Context: an optimization exercise on an open-source flow, tuned for small area, a short achievable clock period and few clock cycles per item. The choices shown serve that exercise and are no tape-out recipe.
Where RTL was checked, it was by simulation tests only, not by an equivalence proof against the original.
Not every run is shown, and edits may drop behaviour that the tests do not exercise.
Function not checked in run 6: the RTL went through the layout flow alone.

run_1/zoom.png
Region (52, 52) to (77, 77) um. Cells in grey, sequential cells in the stronger grey; small squares are vias.
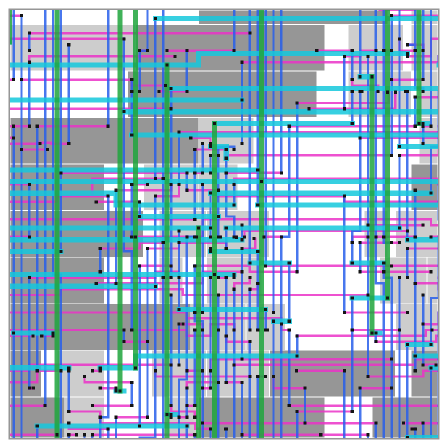
run_1/port_nets.png
Drawn at 2 px/um.
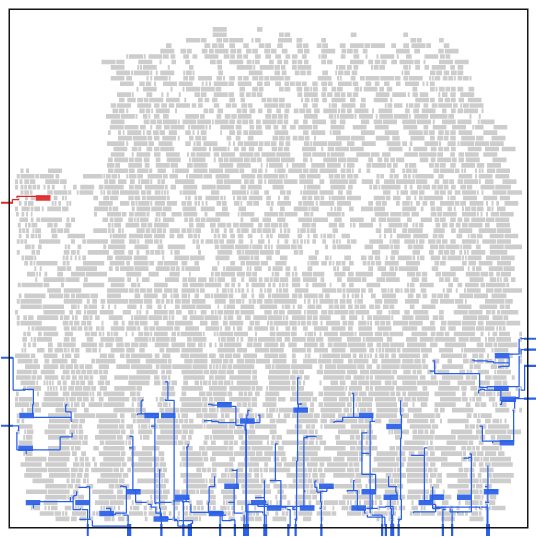
run_1/drive_strength.png
Drawn at 2 px/um.
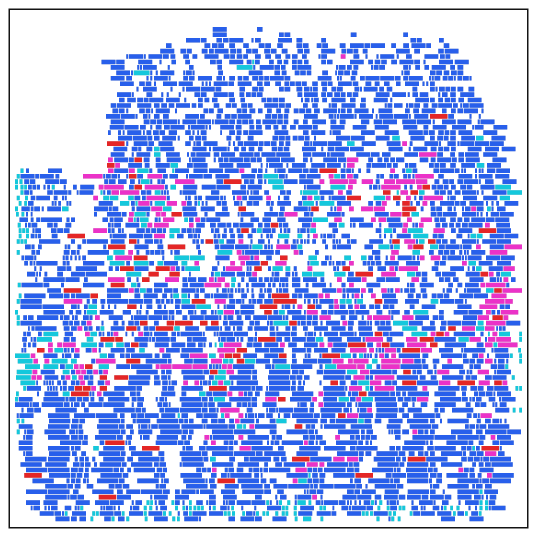
--- flow/design.v: outline only ---
// module fetch: 31 lines
// module booth_enc: 18 lines
// module control: 17 lines
// module mul_cs: 1061 lines
// module dsp_processor: 133 lines
module dsp_processor(
    input         clk,
    input         nrst,
    input         instr_valid,
    input  [31:0] instr,
    output        instr_ready,
    output        out_valid,
    output [31:0] v1,
    output [31:0] v2,
    output [31:0] v3
);
  // ...
==> flow/flow/run.sh <==
#!/bin/bash
set -euo pipefail
export SETUP_SLACK_MARGIN=6.5
export BUFFER_PORTS_ARGS="-buffer_cell sky130_fd_sc_hd__buf_2"
export CTS_ARGS="-sink_clustering_enable -repair_clock_nets -dont_use_dummy_load -sink_clustering_size 24 -sink_clustering_max_diameter 120 -buf_list sky130_fd_sc_hd__clkbuf_16"
bash standard.sh > standard.log 2>&1
==> flow/standard.sh <==
#!/bin/bash
# synth_recipe.tcl (not shown) runs the flow's synth.tcl, then flattens the netlist and writes it again
# the make line also repeats each setting of config.mk as NAME=value (left out here)
make -C /OpenROAD-flow-scripts/flow DESIGN_CONFIG=/design/flow/config.mk WORK_HOME=/design/flow/orfs CLKGATE_MAP_FILE= SYNTH_SCRIPT=/design/flow/synth_recipe.tcl "${@:-finish}"
==> flow/config.mk <==
export PLATFORM = sky130hd
export DESIGN_NAME = dsp_processor
export DESIGN_NICKNAME = dsp_processor
export VERILOG_FILES = /design/flow/design.v
export SDC_FILE = /design/flow/constraint.sdc
export NUM_CORES = 4
export LEC_CHECK = 0
export CAP_MARGIN = 20
export CORE_MARGIN = 2
export CORE_UTILIZATION = 55
export PLACE_DENSITY = 0.72
export SLEW_MARGIN = 20
==> flow/constraint.sdc <==
create_clock -name core_clock -period 10.0 [get_ports {clk}]
set_input_delay 2.0000 -clock core_clock [delete_from_list [all_inputs] [get_ports {clk}]]
set_output_delay 2.0000 -clock core_clock [all_outputs]
set_load 0.01 [all_outputs]
==> out/qor.txt, run 1 <==
Invs w/o clock: 173
RSZ-0062 raised after global routing: yes
Final core occ: 0.628
Starting density of the core: 0.555
Tapcell Cnt: 855
Area taken by multi-input logic gates: 21400 sq um
Top Ports: 133
Nets@finish: 3797
Worst skew pair latency: 630 ps
Fraction of area in registers: 0.338
Fmax: 224 MHz
Synth Area in Compound Gates: 0.188
Worst-case reg-to-reg path depth: 16
Core Region: 64200 sq um
Final hold slack: 437 ps
Detail Route Antenna Nets: 0
Port-buffer cells: 129
Drt pass-1 iters: 8
WP buf/inv: 3
Leading cell kind: multi-input gates
Tmin final: 4470 ps
CTS clock-pin slew for the worst setup and hold paths: 100 ps
DRT iter0 DRCs: 4773
Worst hold path class: reg -> reg
Reg2Reg Setup Slack: 5530 ps
H-tree depth: 1
Multi-input gate share of total cell area: 0.530
Slew @ Worst Pin: 1170 ps
Slowest stage delay, CP: 530 ps
Status: timing/DRC/antenna clean
DP Area: 36500 sq um
Max-Slew Margin vs Limit: 0.217
Critical path, cell by cell: fa_1, inv_1, fa_1, inv_2, ha_4, nand3_2, a221o_2, buf_6, a2bb2oi_4, nor2_4, a31oi_4, xnor2_4, o211ai_1, a21bo_4, or3_4, a21oi_2
Clock Tree Root: clkbuf_16
Setup TNS: 0 ps
Multi-input comb cells: 2329
Post-Syn Area: 35600 sq um
Syn Inst Count: 3445
Grt total ovfl: 0
Worst Path Class, Setup: reg -> reg
Crit-path leading delay family: compound AO/OA/AOI/OAI gates
Seq/Total Area, Yosys: 0.381
Final Skew: 50.4 ps
Largest area contributor in the netlist: dfxtp_1
Testbench counts for the RTL of run 1, summed over its fixed seeds: cycles 6,663, instrs 6,427.
Notes on zoom.png above:
Magenta is met1. Cyan is met3. Blue is met2. Green is met4.
Most frequent: edfxtp_1 (5), a22o_1 (3), a221oi_1 (3). Sequential cells in the window: 7. 28 logic cells have their middle in the window.

Notes on port_nets.png above:
Red is `instr_ready`, direction output, edge left, end cells 1, buffers 1, wire 22.7 um. Blue is `v3`, direction output, edge 26 bottom, 4 right, 2 left, end cells 32, buffers 32, wire 1930 um.

Notes on drive_strength.png above:
Cyan is drive 2, cells 313. Red is drive 6 and up, cells 110. Magenta is drive 3 to 4, cells 283. Blue is drive 1 or less, cells 2760.
non-clock buffer instance count of the final layout: 366
synthesis-to-finish area growth: 13.2%
final worst slack: 5530 ps
fin area: 40300 sq um

[run 1: stage by stage]
| step | worst slack (ps) | instances |
|---|---|---|
| finish | 5530 | 4321 |
| global route | 5510 | 4321 |
| CTS | 5690 | 4267 |
| detailed placement | 5010 | 4143 |
| global placement | 5080 | 4143 |
| floorplan | 6190 | 3445 |
[run 1: what timing repair did]
item / in CTS / in global routing
setup buffers: 93 / 53
endpoints found under the setup margin: 290 / 282
gates cloned: 4 / 1
pin swaps: 98 / 86
gates resized for setup: 277 / 164
hold endpoints to repair: 0 / 0
hold buffers: 0 / 0
[run 1: routing by layer]
layer	vias up	GRT usage	wire length [um]
met5	-	0	11
met4	2	0.221	8680
met3	618	0.0960	16600
met2	2516	0.566	56100
met1	14600	0.472	45800
li1	12400	-	-
run_1/metal_stack.png
Drawn at 1.5 px/um. Only two layers are drawn.
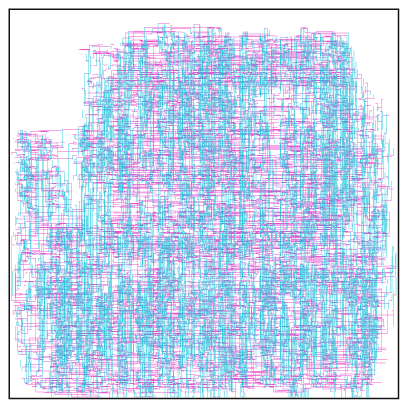

==> run 2: changes to the inputs <==
--- a/flow/config.mk
+++ b/flow/config.mk
@@ -5,6 +5,7 @@
 export SDC_FILE = /design/flow/constraint.sdc
 export NUM_CORES = 4
 export LEC_CHECK = 0
+export ABC_AREA = 1
 export CAP_MARGIN = 20
 export CORE_MARGIN = 2
 export CORE_UTILIZATION = 55
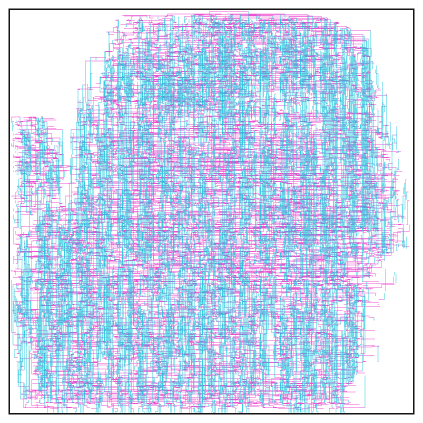
run_2/metal_stack.png
Drawn at 1.5 px/um. Only two layers are drawn.
Cyan is met2, wire length 60.5 mm. Magenta is met1, wire length 53.4 mm.
Tot GR Track Use: 0.384
total number of vias: 34.9k
wire per inst: 24.5 um
Total Routed Length: 142 mm

==> out/qor.txt, run 2 <==
CTS tree: yes
Leading cell kind: multi-input gates
Setup TNS: 0 ps
Critical path, cell by cell: fa_1, fa_1, ha_4, nand2_2, nor2_4, and2_1, nand2_2, nand3_4, nand2_4, nand3_1, and2_4, inv_2, o211ai_1, nand2_1
Non-clock buffer instance count of the final layout: 286
WL met2: 60.5 mm
Post-Place Cells: 5673
Tapcell Cnt: 940
Synthesis-to-finish area growth: 8.29%
DRT iter0 DRCs: 4779
Fraction of area in registers: 0.326
Fin area: 41700 sq um
Invs w/o clock: 718
Pre-CTS worst setup slack: 5820 ps
Metal3 WL: 19.2 mm
Clock Tree Root: clkbuf_16
Core Region: 69700 sq um
Final core occ: 0.599
Status: timing/DRC/antenna clean
Max-Slew Margin vs Limit: 0.174
Multi-input gate share of total cell area: 0.514
Grt total ovfl: 0
Fmax: 285 MHz
Detail Route Antenna Nets: 0
Nets@finish: 5191
Slew @ Worst Pin: 1240 ps
Worst-case reg-to-reg path depth: 14
Worst Path Class, Setup: reg -> reg
Starting density of the core: 0.553
Crit-path leading delay family: adder cells
Gr busiest metal: met2
Final worst slack: 6500 ps
CTS clock-pin slew for the worst setup and hold paths: 110 ps
Hold buffer count at cts: 0
H-tree depth: 1
Slowest stage delay, CP: 550 ps
Drt pass-1 iters: 7
Worst skew pair latency: 650 ps
Syn Inst Count: 4860
Multi-input comb cells: 3257
Top Layer Used: met5
GR Util met2: 0.575
Final hold slack: 447 ps
Layout Cells excl Fill: 5800
Routed met1 length: 53.4 mm
Post-Syn Area: 38500 sq um
Worst hold path class: reg -> reg
Reg2Reg Setup Slack: 6500 ps
Tmin final: 3500 ps
RSZ-0062 raised after global routing: yes
Seq/Total Area, Yosys: 0.352
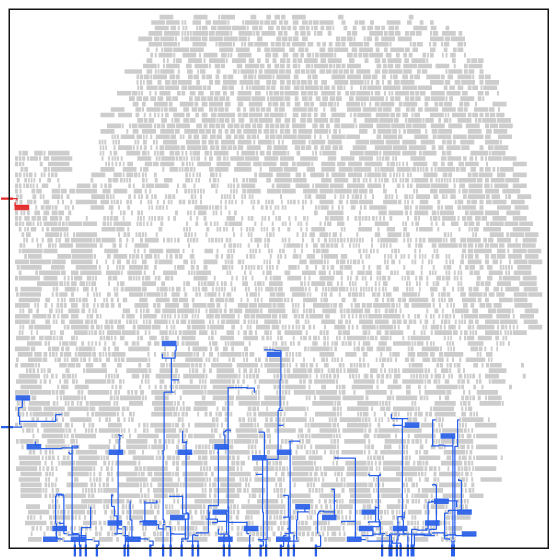
run_2/port_nets.png
Drawn at 2 px/um.
Blue is `v3`, direction output, edge 31 bottom, 1 left, end cells 32, buffers 32, wire 1920 um. Red is `instr_ready`, direction output, edge left, end cells 1, buffers 1, wire 12.4 um.
Port-buffer cells: 129
Top Ports: 133

## run 2: cell types whose count changed after synthesis, moves of 78 or more
cell and delta:
nand2_1 +912, inv_1 +497, a22oi_1 -329, o22ai_1 +314, nand3_1 +253, xnor2_1 -163, nor2_1 +162, mux2i_1 -124
xor2_1 +115, o21ai_0 +81, clkbuf_1 -78
## run 2: cell families (layout without fill, tap and decap cells)
kind of cell,Yosys count,in the layout,share of synthesized area
and+or+nand+nor,1860,1861,0.203
DFF,571,571,0.352
adders and majority gates,294,294,0.134
xor gates and xnor gates,342,342,0.0787
AOI/OAI and AO/OA,759,759,0.116
muxes,1,1,0.000292
buffers and inverters,1033,1032,0.115
## run 2: what timing repair did
item                       4_1_cts  5_1_grt
setup endpoints to repair      209      101
cloned                           0        4
pin swaps                       13       41
setup buffers                   19       76
resized for setup              126      166
run_2/drive_strength.png
Drawn at 2 px/um.
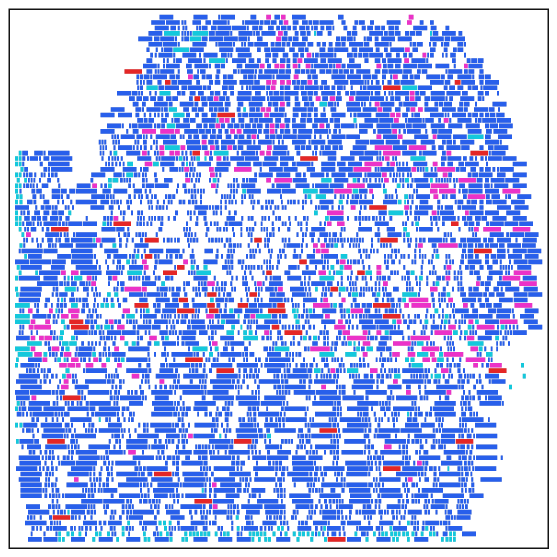

==> run 3: changes to the inputs <==
==> flow/flow/run.sh (replaced) <==
#!/bin/bash
set -euo pipefail
export SETUP_SLACK_MARGIN=6.75
export BUFFER_PORTS_ARGS="-buffer_cell sky130_fd_sc_hd__buf_2"
export CTS_ARGS="-sink_clustering_enable -repair_clock_nets -dont_use_dummy_load -sink_clustering_size 24 -sink_clustering_max_diameter 120 -buf_list sky130_fd_sc_hd__clkbuf_16"
bash standard.sh > standard.log 2>&1
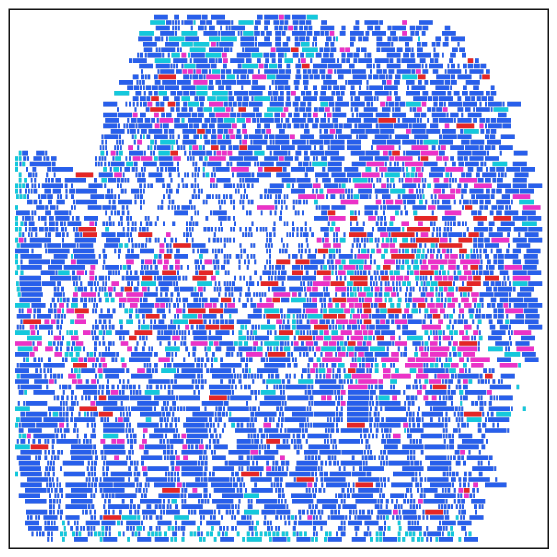
run_3/drive_strength.png
Drawn at 2 px/um.
Magenta is drive 3 to 4, cells 403. Red is drive 6 and up, cells 113. Cyan is drive 2, cells 469. Blue is drive 1 or less, cells 3972.

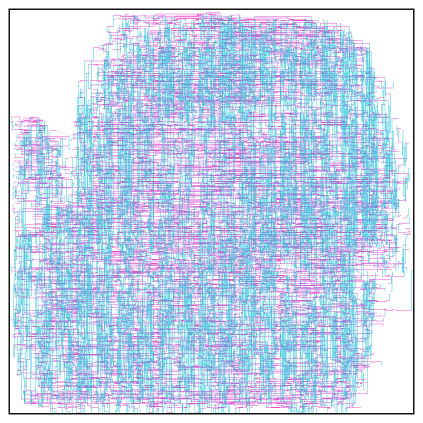
run_3/metal_stack.png
Drawn at 1.5 px/um. Only two layers are drawn.
Magenta is met1, wire length 54.0 mm. Cyan is met2, wire length 63.5 mm.

==> out/qor.txt, run 3 <==
Reg2Reg Setup Slack: 6410 ps
Core Region: 69700 sq um
Max-Slew Margin vs Limit: 0.207
Invs w/o clock: 718
Worst-case reg-to-reg path depth: 15
Tot GR Track Use: 0.404
Slew @ Worst Pin: 1190 ps
Largest area contributor in the netlist: dfxtp_1
Layout Cells excl Fill: 5899
H-tree depth: 1
Final Skew: 49.5 ps
Crit-path leading delay family: adder cells
Clock Tree Root: clkbuf_16
DP Area: 39100 sq um
Total number of vias: 36.5k
Final core occ: 0.637
Tmin final: 3590 ps
Grt total ovfl: 0
Status: timing/DRC/antenna clean
Final hold slack: 463 ps
Total Routed Length: 152 mm
Starting density of the core: 0.553
Post-Place Cells: 5677
Area taken by multi-input logic gates: 22700 sq um
Synthesis-to-finish area growth: 15.2%
Fin area: 44400 sq um
Hold buffer count at cts: 0
Grt met3 use: 0.118
Wire per inst: 25.7 um
## run 3: cell counts after synthesis
Identical to the previous run, type by type.
## run 3: metal layers
layer	up-vias	routed length, um
met5	-	26
met4	4	11300
met3	713	22800
met2	2855	63500
met1	17200	54000
li1	15700	-
## run 3: cell families (layout without fill, tap and decap cells)
family,count (synthesis),after routing,synth area share
compound gates,759,759,0.116
xor+xnor,342,342,0.0787
fa+ha+maj,294,294,0.134
buf+inv,1033,1124,0.115
flops,571,571,0.352
mux,1,1,0.000292
other cells,0,2,0
simple gates,1860,1866,0.203
## run 3: what timing repair did
action,4_1_cts,5_1_grt
endpoints found under the setup margin,333,169
gates cloned,11,4
endpoints found under the hold margin,0,0
buffers inserted,101,77
gates resized for setup,413,360
pin swaps,79,115
run_3/final_clocks.png
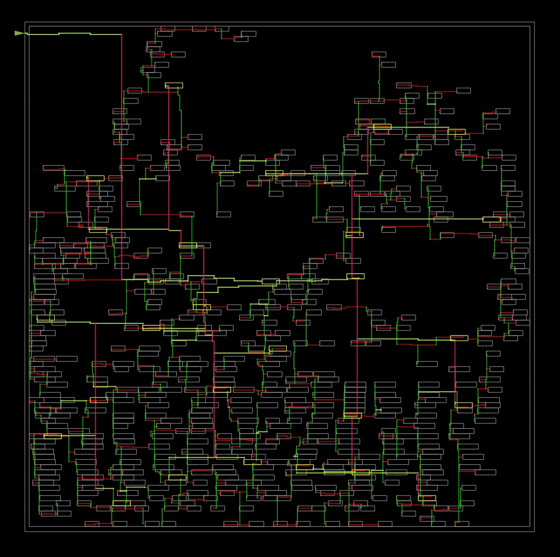

==> run 4: changes to the inputs <==
==> flow/flow/run.sh (replaced) <==
#!/bin/bash
set -euo pipefail
export SETUP_SLACK_MARGIN=6.5
export BUFFER_PORTS_ARGS="-buffer_cell sky130_fd_sc_hd__buf_2"
export CTS_ARGS="-sink_clustering_enable -repair_clock_nets -dont_use_dummy_load -sink_clustering_size 24 -sink_clustering_max_diameter 120 -buf_list sky130_fd_sc_hd__clkbuf_16"
bash standard.sh > standard.log 2>&1
--- a/flow/config.mk
+++ b/flow/config.mk
@@ -8,6 +8,6 @@
 export ABC_AREA = 1
 export CAP_MARGIN = 20
 export CORE_MARGIN = 2
-export CORE_UTILIZATION = 55
-export PLACE_DENSITY = 0.72
+export CORE_UTILIZATION = 60
+export PLACE_DENSITY = 0.76
 export SLEW_MARGIN = 20
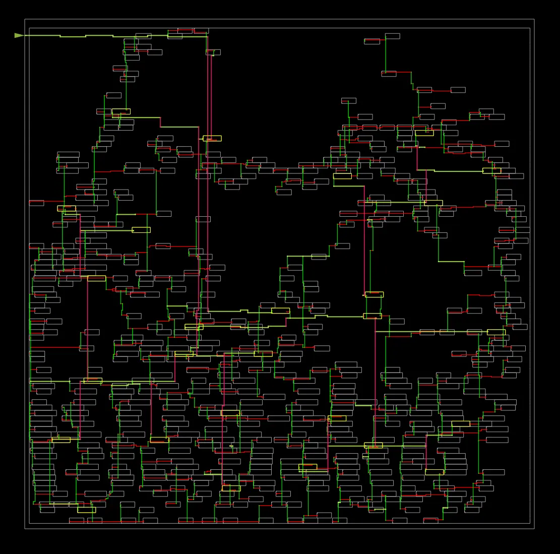
run_4/final_clocks.png
CLK BUF: 27
sequential cell count: 571
worst skew pair latency: 640 ps

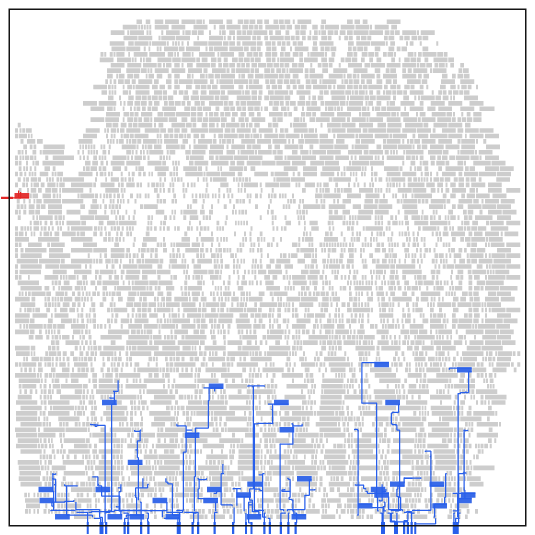
run_4/port_nets.png
Drawn at 2 px/um.
Blue is `v3`, direction output, edge bottom, end cells 32, buffers 32, wire 1860 um. Red is `instr_ready`, direction output, edge left, end cells 1, buffers 1, wire 16.2 um.

==> out/qor.txt, run 4 <==
Metal3 WL: 21.4 mm
Largest family of logic cells by synthesized area: simple AND/OR/NAND/NOR gates
Nets@finish: 5217
Hold buffer count at cts: 0
CTS tree: yes
Setup TNS: 0 ps
Reg2Reg Setup Slack: 6370 ps
Fmax: 276 MHz
Seq/Total Area, Yosys: 0.352
WP buf/inv: 2
Detail Route Antenna Nets: 0
Synth Area in Compound Gates: 0.116
Xor and xnor area share after synthesis: 0.0787
Total number of vias: 35.6k
Crit-path leading delay family: adder cells
Final hold slack: 439 ps
DRT iter0 DRCs: 5261
Largest area contributor in the netlist: dfxtp_1
Tot GR Track Use: 0.410
Synthesis-to-finish area growth: 8.94%
Starting density of the core: 0.609
Worst hold path class: reg -> reg
Slowest stage delay, CP: 570 ps
Routed met1 length: 49.8 mm
Tmin final: 3630 ps
Status: timing/DRC/antenna clean
Slew @ Worst Pin: 1180 ps
Post-Syn Area: 38500 sq um
Worst-case reg-to-reg path depth: 16
Worst Path Class, Setup: reg -> reg
Core Region: 63300 sq um
## run 4: cell counts after synthesis
Identical to the previous run, type by type.
## run 4: stage by stage
step | cell area [sq um] | util
5_1_grt | 42000 | 0.663
6_report | 42000 | 0.663
2_1_floorplan | 38500 | -
3_3_place_gp | 39000 | 0.617
4_1_cts | 40400 | 0.638
3_5_place_dp | 39000 | 0.617
## run 4: timing repair
| item | in CTS | in global routing |
|---|---|---|
| pin swaps | 23 | 44 |
| setup endpoints to repair | 152 | 115 |
| gates resized for setup | 138 | 199 |
| setup buffers | 17 | 97 |
| gates cloned | 0 | 6 |
## run 4: cell type report
type                            count  area, sq um  area share
Inverter                          716         2850      0.0679
Clock buffer                       27          676      0.0161
Sequential cell                   571        13600       0.325
Timing Repair inverter              4         20.0    0.000477
Multi-Input combinational cell   3256        21500       0.511
Timing Repair Buffer              312         2280      0.0542
Tap cell                          846         1060      0.0252
## run 4: routing by layer
layer  up-vias  GRT usage
li1      15600          -
met1     16500      0.537
met2      2830      0.620
met3       655      0.115
met4         0      0.214
met5         -          0
run_4/metal_stack.png
Drawn at 1.5 px/um. Only two layers are drawn.
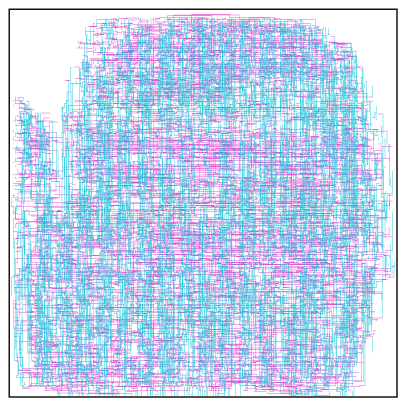

==> run 5: changes to the inputs <==
==> flow/flow/run.sh (replaced) <==
#!/bin/bash
set -euo pipefail
export SETUP_SLACK_MARGIN=6.5
export BUFFER_PORTS_ARGS="-buffer_cell sky130_fd_sc_hd__buf_1"
export CTS_ARGS="-sink_clustering_enable -repair_clock_nets -dont_use_dummy_load -sink_clustering_size 24 -sink_clustering_max_diameter 120 -buf_list sky130_fd_sc_hd__clkbuf_16"
bash standard.sh > standard.log 2>&1
--- a/flow/config.mk
+++ b/flow/config.mk
@@ -6,8 +6,8 @@
 export NUM_CORES = 4
 export LEC_CHECK = 0
 export ABC_AREA = 1
-export CAP_MARGIN = 20
+export CAP_MARGIN = 5
 export CORE_MARGIN = 2
-export CORE_UTILIZATION = 60
-export PLACE_DENSITY = 0.76
-export SLEW_MARGIN = 20
+export CORE_UTILIZATION = 55
+export PLACE_DENSITY = 0.72
+export SLEW_MARGIN = 5
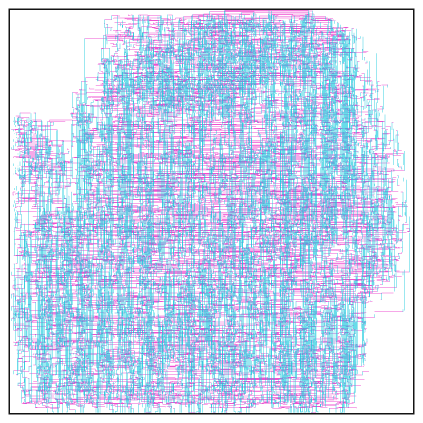
run_5/metal_stack.png
Drawn at 1.5 px/um. Only two layers are drawn.
Cyan is met2, wire length 61.6 mm. Magenta is met1, wire length 53.3 mm.
Tot GR Track Use: 0.386
Total Routed Length: 144 mm
wire per inst: 24.7 um
total number of vias: 35.5k

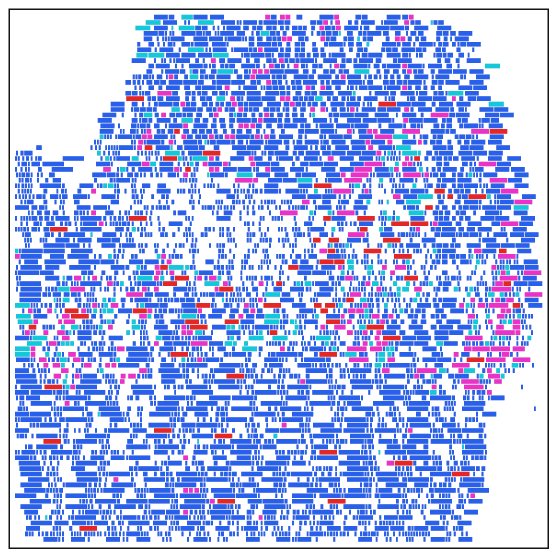
run_5/drive_strength.png
Drawn at 2 px/um.
Magenta is drive 3 to 4, cells 282. Cyan is drive 2, cells 236. Red is drive 6 and up, cells 70. Blue is drive 1 or less, cells 4301.

==> out/qor.txt, run 5 <==
Status: timing/DRC/antenna clean
Metal3 WL: 20.1 mm
Slowest stage delay, CP: 570 ps
Nets@finish: 5220
Setup TNS: 0 ps
Fmax: 278 MHz
Port-buffer cells: 129
Post-Place Cells: 5675
Seq/Total Area, Yosys: 0.352
Top Ports: 133
Final hold slack: 445 ps
H-tree depth: 1
Max-Slew Margin vs Limit: 0.164
Slew @ Worst Pin: 1250 ps
WL met2: 61.6 mm
Synthesis-to-finish area growth: 9.52%
Layout Cells excl Fill: 5830
Worst Path Class, Setup: reg -> reg
WP buf/inv: 2
==> run 5: cell count changes in the layout (fill, tap and decap cells not counted), moves of 7 or more <==
cell	previous run	this run
inv_2	21	30
nand2_1	1000	976
dfxtp_2	24	34
dfxtp_1	326	319
inv_1	643	631
buf_2	129	1
nand2_2	55	75
buf_1	0	128
==> run 5: repair_timing <==
action,4_1_cts,5_1_grt
gates resized for setup,153,255
hold buffers,0,0
cloned,0,8
pin swaps,18,86
setup endpoints to repair,224,136
setup buffers,32,86
==> run 5: area by class of cell <==
cell class	count	area, sq um
repair inverters	3	15.0
repair buffers	315	2190
inverters	716	2850
clock buffers	28	701
fillers	6267	27400
flip-flops and latches	571	13600
well taps	940	1180
multi-input cells	3256	21600
diodes	1	2.50
==> run 5: cells by family after synthesis <==
group                      count (synthesis)  synth area share
AOI/OAI and AO/OA                        759             0.116
xor gates and xnor gates                 342            0.0787
adders and majority gates                294             0.134
buffers and inverters                   1033             0.115
DFF                                      571             0.352
muxes                                      1          0.000292
and+or+nand+nor                         1860             0.203
==> run 5: per-layer routing <==
metal,up-vias,global-route usage
met3,581,0.106
met2,2657,0.583
met1,16700,0.506
li1,15600,-
met5,-,0
met4,2,0.205
run_5/final_clocks.png
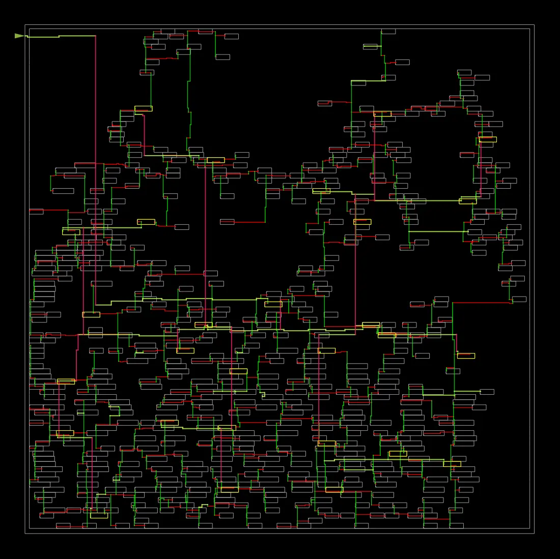

==> run 6: too many edits to list; what changed since run 5 <==
flow/design.v: 1263 -> 1370 lines; modules unchanged: 3
  mul_cs: edited, 1061 -> 1171 lines
  dsp_processor: edited, 133 -> 130 lines
==> module dsp_processor as of run 6 <==
module dsp_processor(
    input         clk,
    input         nrst,
    input         instr_valid,
    input  [31:0] instr,
    output        instr_ready,
    output        out_valid,
    output [31:0] v1,
    output [31:0] v2,
    output [31:0] v3
);
reg [31:0] t0s, t1s, t2s, t3s, t4s, t5s, t6s, t7s, t8s;
reg [5:0]  tvr;            
wire [8:0] tv = {2'b11, tvr[5:4], 1'b1, tvr[3:0]};
wire [287:0] tall = {t8s, t7s, t6s, t5s, t4s, t3s, t2s, t1s, t0s};
reg        d_v, d_mpy, d_end, d_we, d_ld;
reg [4:0]  d_ra, d_rb;
reg [3:0]  d_wd;
reg [7:0]  d_imm;
reg        x_mpy, x_end, x_we;
reg [3:0]  x_wd;
reg [31:0] x_a, x_b;
reg [15:0] x_one, x_two, x_neg;
reg        w_end;
reg [8:0]  w_wen;          
reg [31:0] w_r0, w_r1, w_r2;
reg stall;
reg ready;
assign instr_ready = ready;
assign out_valid   = w_end;
assign v1 = t4s;
assign v2 = t8s;
assign v3 = t7s;
wire       i_mpy, i_end, i_we, i_ld;
wire [4:0] i_ra, i_rb;
wire [3:0] i_wd;
wire [7:0] i_imm;
fetch dec(.instr(instr), .is_mpy(i_mpy), .is_end(i_end), .ra(i_ra), .rb(i_rb),
          .we(i_we), .wd(i_wd), .ld(i_ld), .imm(i_imm));
wire accept = instr_valid & ~stall;
wire [31:0] x_sum = x_a + x_b;
wire [31:0] m_r0, m_r1, m_r2;
mul_cs mul(.a(x_a), .one(x_one), .two(x_two), .neg(x_neg),
           .r0(m_r0), .r1(m_r1), .r2(m_r2));
wire [31:0] w_s1 = w_r0 ^ w_r1 ^ w_r2;
wire [31:0] w_c1 = {(w_r0[30:0] & w_r1[30:0]) | (w_r0[30:0] & w_r2[30:0]) | (w_r1[30:0] & w_r2[30:0]), 1'b0};
wire [31:0] w_res = w_s1 + w_c1;
wire [31:0] rf_a, rf_b;
control rpa(.sel(d_ra), .valid(tv), .t(tall), .q(rf_a));
control rpb(.sel(d_rb), .valid(tv), .t(tall), .q(rf_b));
wire fx_a = x_we & ({1'b0, x_wd} + 5'd1 == d_ra);
wire [15:0] w_wen16 = {6'd0, w_wen, 1'b0};
wire fw_a = w_wen16[d_ra[3:0]] & ~d_ra[4];
wire fx_b = x_we & ({1'b0, x_wd} + 5'd1 == d_rb);
wire fw_b = w_wen16[d_rb[3:0]] & ~d_rb[4];
wire [31:0] op_a = (fx_a ? x_sum : fw_a ? w_res : rf_a) | {24'd0, d_ld ? d_imm : 8'd0};
wire [31:0] op_b = fx_b ? x_sum : fw_b ? w_res : rf_b;
wire [15:0] op_one, op_two, op_neg;
booth_enc benc(.en(d_mpy), .b(op_b), .one(op_one), .two(op_two), .neg(op_neg));
wire [4:0] d_code = {1'b0, d_wd} + 5'd1;
wire [5:0] i_op = instr[31:26];
wire hit_rs = (instr[25:21] == d_code);
wire hit_rt = (instr[20:16] == d_code);
wire i_rd_s = (i_op == 6'd2) | (i_op == 6'd3);
wire i_rd_t = i_rd_s | (i_op == 6'd4);
wire stall_next = instr_valid & ~stall & d_v & d_mpy & d_we &
                  ((hit_rs & i_rd_s) | (hit_rt & i_rd_t));
always @(posedge clk) begin
    if (~nrst) begin
        stall <= 1'b0;
        ready <= 1'b1;
        d_v <= 1'b0; d_mpy <= 1'b0; d_end <= 1'b0; d_we <= 1'b0;
        x_mpy <= 1'b0; x_end <= 1'b0; x_we <= 1'b0;
        w_end <= 1'b0; w_wen <= 9'd0;
    end else begin
        stall <= stall_next;
        ready <= ~stall_next;
        w_end <= x_end;
        w_wen <= (x_we ? 9'd1 : 9'd0) << x_wd;
        x_mpy <= ~stall & d_v & d_mpy;
        x_end <= ~stall & d_v & d_end;
        x_we  <= ~stall & d_v & d_we;
        if (~stall) begin
            d_v <= instr_valid;
            d_mpy <= instr_valid & i_mpy;
            d_end <= instr_valid & i_end;
            d_we  <= instr_valid & i_we;
        end
    end
end
always @(posedge clk) begin
    w_r0 <= x_mpy ? m_r0 : x_sum;
    w_r1 <= m_r1;
    w_r2 <= m_r2;
    x_wd <= d_wd;
    x_a  <= op_a;
    x_b  <= op_b;
    x_one <= op_one;
    x_two <= op_two;
    x_neg <= op_neg;
    if (~stall) begin
        d_ra <= i_ra; d_rb <= i_rb; d_wd <= i_wd; d_ld <= i_ld; d_imm <= i_imm;
    end
end
always @(posedge clk) begin
    if (~nrst)
        tvr <= 6'd0;
    else
        tvr <= tvr | {w_wen[6:5], w_wen[3:0]};
end
always @(posedge clk) begin
    if (w_wen[0]) t0s <= w_res;
    if (w_wen[1]) t1s <= w_res;
    if (w_wen[2]) t2s <= w_res;
    if (w_wen[3]) t3s <= w_res;
    if (w_wen[5]) t5s <= w_res;
    if (w_wen[6]) t6s <= w_res;
end
always @(posedge clk) begin
    if (~nrst) begin
        t4s <= 32'd0;
        t7s <= 32'd0;
        t8s <= 32'd0;
    end else begin
        if (w_wen[4]) t4s <= w_res;
        if (w_wen[7]) t7s <= w_res;
        if (w_wen[8]) t8s <= w_res;
    end
end
endmodule
==> flow/flow/run.sh (replaced) <==
#!/bin/bash
set -euo pipefail
export SETUP_SLACK_MARGIN=6.5
export BUFFER_PORTS_ARGS="-buffer_cell sky130_fd_sc_hd__buf_2"
export CTS_ARGS="-sink_clustering_enable -repair_clock_nets -dont_use_dummy_load -sink_clustering_size 24 -sink_clustering_max_diameter 120 -buf_list sky130_fd_sc_hd__clkbuf_16"
bash standard.sh > standard.log 2>&1
--- a/flow/config.mk
+++ b/flow/config.mk
@@ -7,7 +7,7 @@
 export LEC_CHECK = 0
 export ABC_AREA = 1
-export CAP_MARGIN = 5
+export CAP_MARGIN = 20
 export CORE_MARGIN = 2
 export CORE_UTILIZATION = 55
 export PLACE_DENSITY = 0.72
-export SLEW_MARGIN = 5
+export SLEW_MARGIN = 20
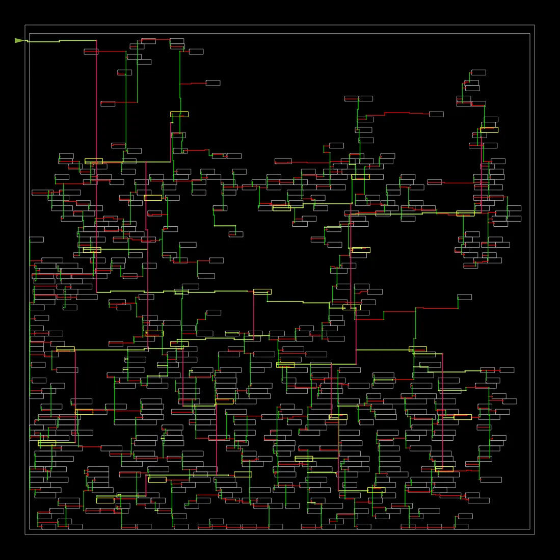
run_6/final_clocks.png
worst skew pair latency: 620 ps

==> out/qor.txt, run 6 <==
Status: timing/DRC/antenna clean
Worst hold path class: reg -> reg
CLK BUF: 27
Tmin final: 3680 ps
Nets@finish: 5187
Fmax: 272 MHz
Synth Area in Compound Gates: 0.125
Detail Route Antenna Nets: 0
Port-buffer cells: 129
Clock network area share: 0.0166
Final hold slack: 423 ps
Gates resized, CTS repair: 168
Drt pass-1 iters: 13
Sequential cell count: 544
Multi-input gate share of total cell area: 0.506
Worst-case reg-to-reg path depth: 20
Tot GR Track Use: 0.393
Gr busiest metal: met2
Wire per inst: 24.9 um
Worst Path Class, Setup: reg -> reg
CTS clock-pin slew for the worst setup and hold paths: 100 ps
Grt total ovfl: 0
GR Util met2: 0.597
Routed met1 length: 53.4 mm
Final Skew: 45.1 ps
Fraction of area in registers: 0.323
Top Layer Used: met5
Clock Tree Root: clkbuf_16
Core Region: 67400 sq um
Hold buffer count at cts: 0
Adder-cell share of the synthesized area: 0.137
Metal3 WL: 18.5 mm
Slowest stage delay, CP: 580 ps
Ant. Diodes: 0
Reg area: 13100 sq um
Crit-path leading delay family: adder cells
RSZ-0062 raised after global routing: yes
Setup TNS: 0 ps
Multiplexer share of the synthesized area: 0.000299
Synth Area in Simple Gates: 0.199
Grt met3 use: 0.0918
Total Routed Length: 142 mm
Reg2Reg Setup Slack: 6320 ps
Seq/Total Area, Yosys: 0.347
Starting density of the core: 0.558
Leading cell kind: multi-input gates
Largest family of logic cells by synthesized area: simple AND/OR/NAND/NOR gates
Total number of vias: 35.1k
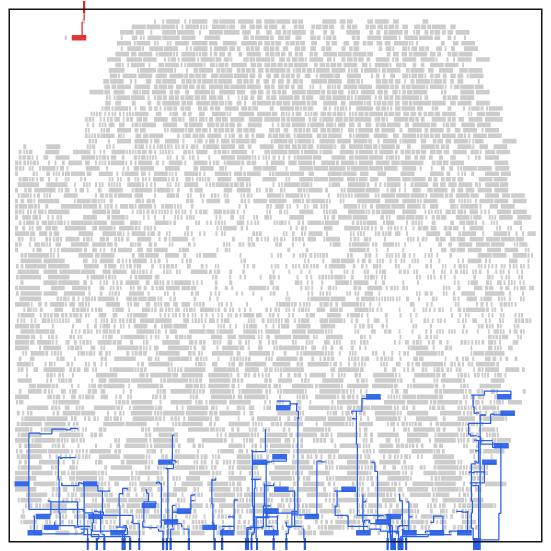
run_6/port_nets.png
Drawn at 2 px/um.
Blue is `v3`, direction output, edge bottom, end cells 32, buffers 32, wire 1970 um. Red is `instr_ready`, direction output, edge top, end cells 1, buffers 1, wire 13.6 um.

[run 6: changes by cell type after synthesis, sizes merged, moves of 12 or more]
cell,change
inv,+42
buf,-14
nor2,-12
xnor2,-20
dfxtp,-27
[run 6: per-stage QoR]
step | instance area (sq um) | setup slack (ps) | std cells | utilization
floorplan | 37700 | 6500 | 4862 | -
CTS | 39900 | 6290 | 5697 | 0.592
finish | 40700 | 6320 | 5730 | 0.604
global route | 40700 | 6070 | 5730 | 0.604
detailed placement | 38200 | 5370 | 5612 | 0.567
global placement | 38200 | 5340 | 5612 | 0.567
[run 6: cells by family after synthesis]
logic type	count (synthesis)
buf+inv	1070
xor+xnor	318
compound gates	796
simple gates	1840
mux	1
flops	544
fa+ha+maj	293

==> separate check: timing with driven ports <==
The results above use ideal ports. As a check the final layouts listed here were re-extracted and re-timed, cells and wires unchanged. Step 1: set_driving_cell puts a clkbuf_16 on clk and a buf_2 on each other input, an assumption about the parent block. Step 2 times the ports against the registers' clock, not the clock port: input delays grow and output delays shrink by t, the midpoint of the rising clock arrivals with the driver on. Three values: no drivers, after step 1, after step 2; two values: the first two.
run | t (ns) | setup slack, ns | hold slack, ns | worst setup path after step 2 | pins driven straight from the clock port
run 1 | 0.677 | 5.528 / 5.528 / 5.528 | 0.437 / 0.437 / 0.437 | register to register | 1
run 2 | 0.689 | 6.497 / 6.497 / 6.273 | 0.447 / 0.447 / 0.447 | input to register | 1
run 3 | 0.691 | 6.408 / 6.408 / 6.207 | 0.463 / 0.463 / 0.463 | input to register | 1
run 4 | 0.681 | 6.373 / 6.373 / 6.257 | 0.439 / 0.439 / 0.439 | input to register | 1
run 5 | 0.684 | 6.404 / 6.404 / 6.259 | 0.445 / 0.445 / 0.445 | input to register | 1
run 6 | 0.659 | 6.321 / 6.321 / 6.206 | 0.423 / 0.423 / 0.423 | input to register | 1
After both steps setup and hold are still met in every run listed. For run 2, which loses most, drivers alone change the setup slack by 0.000 ns; drivers and shift together by -0.224 ns.
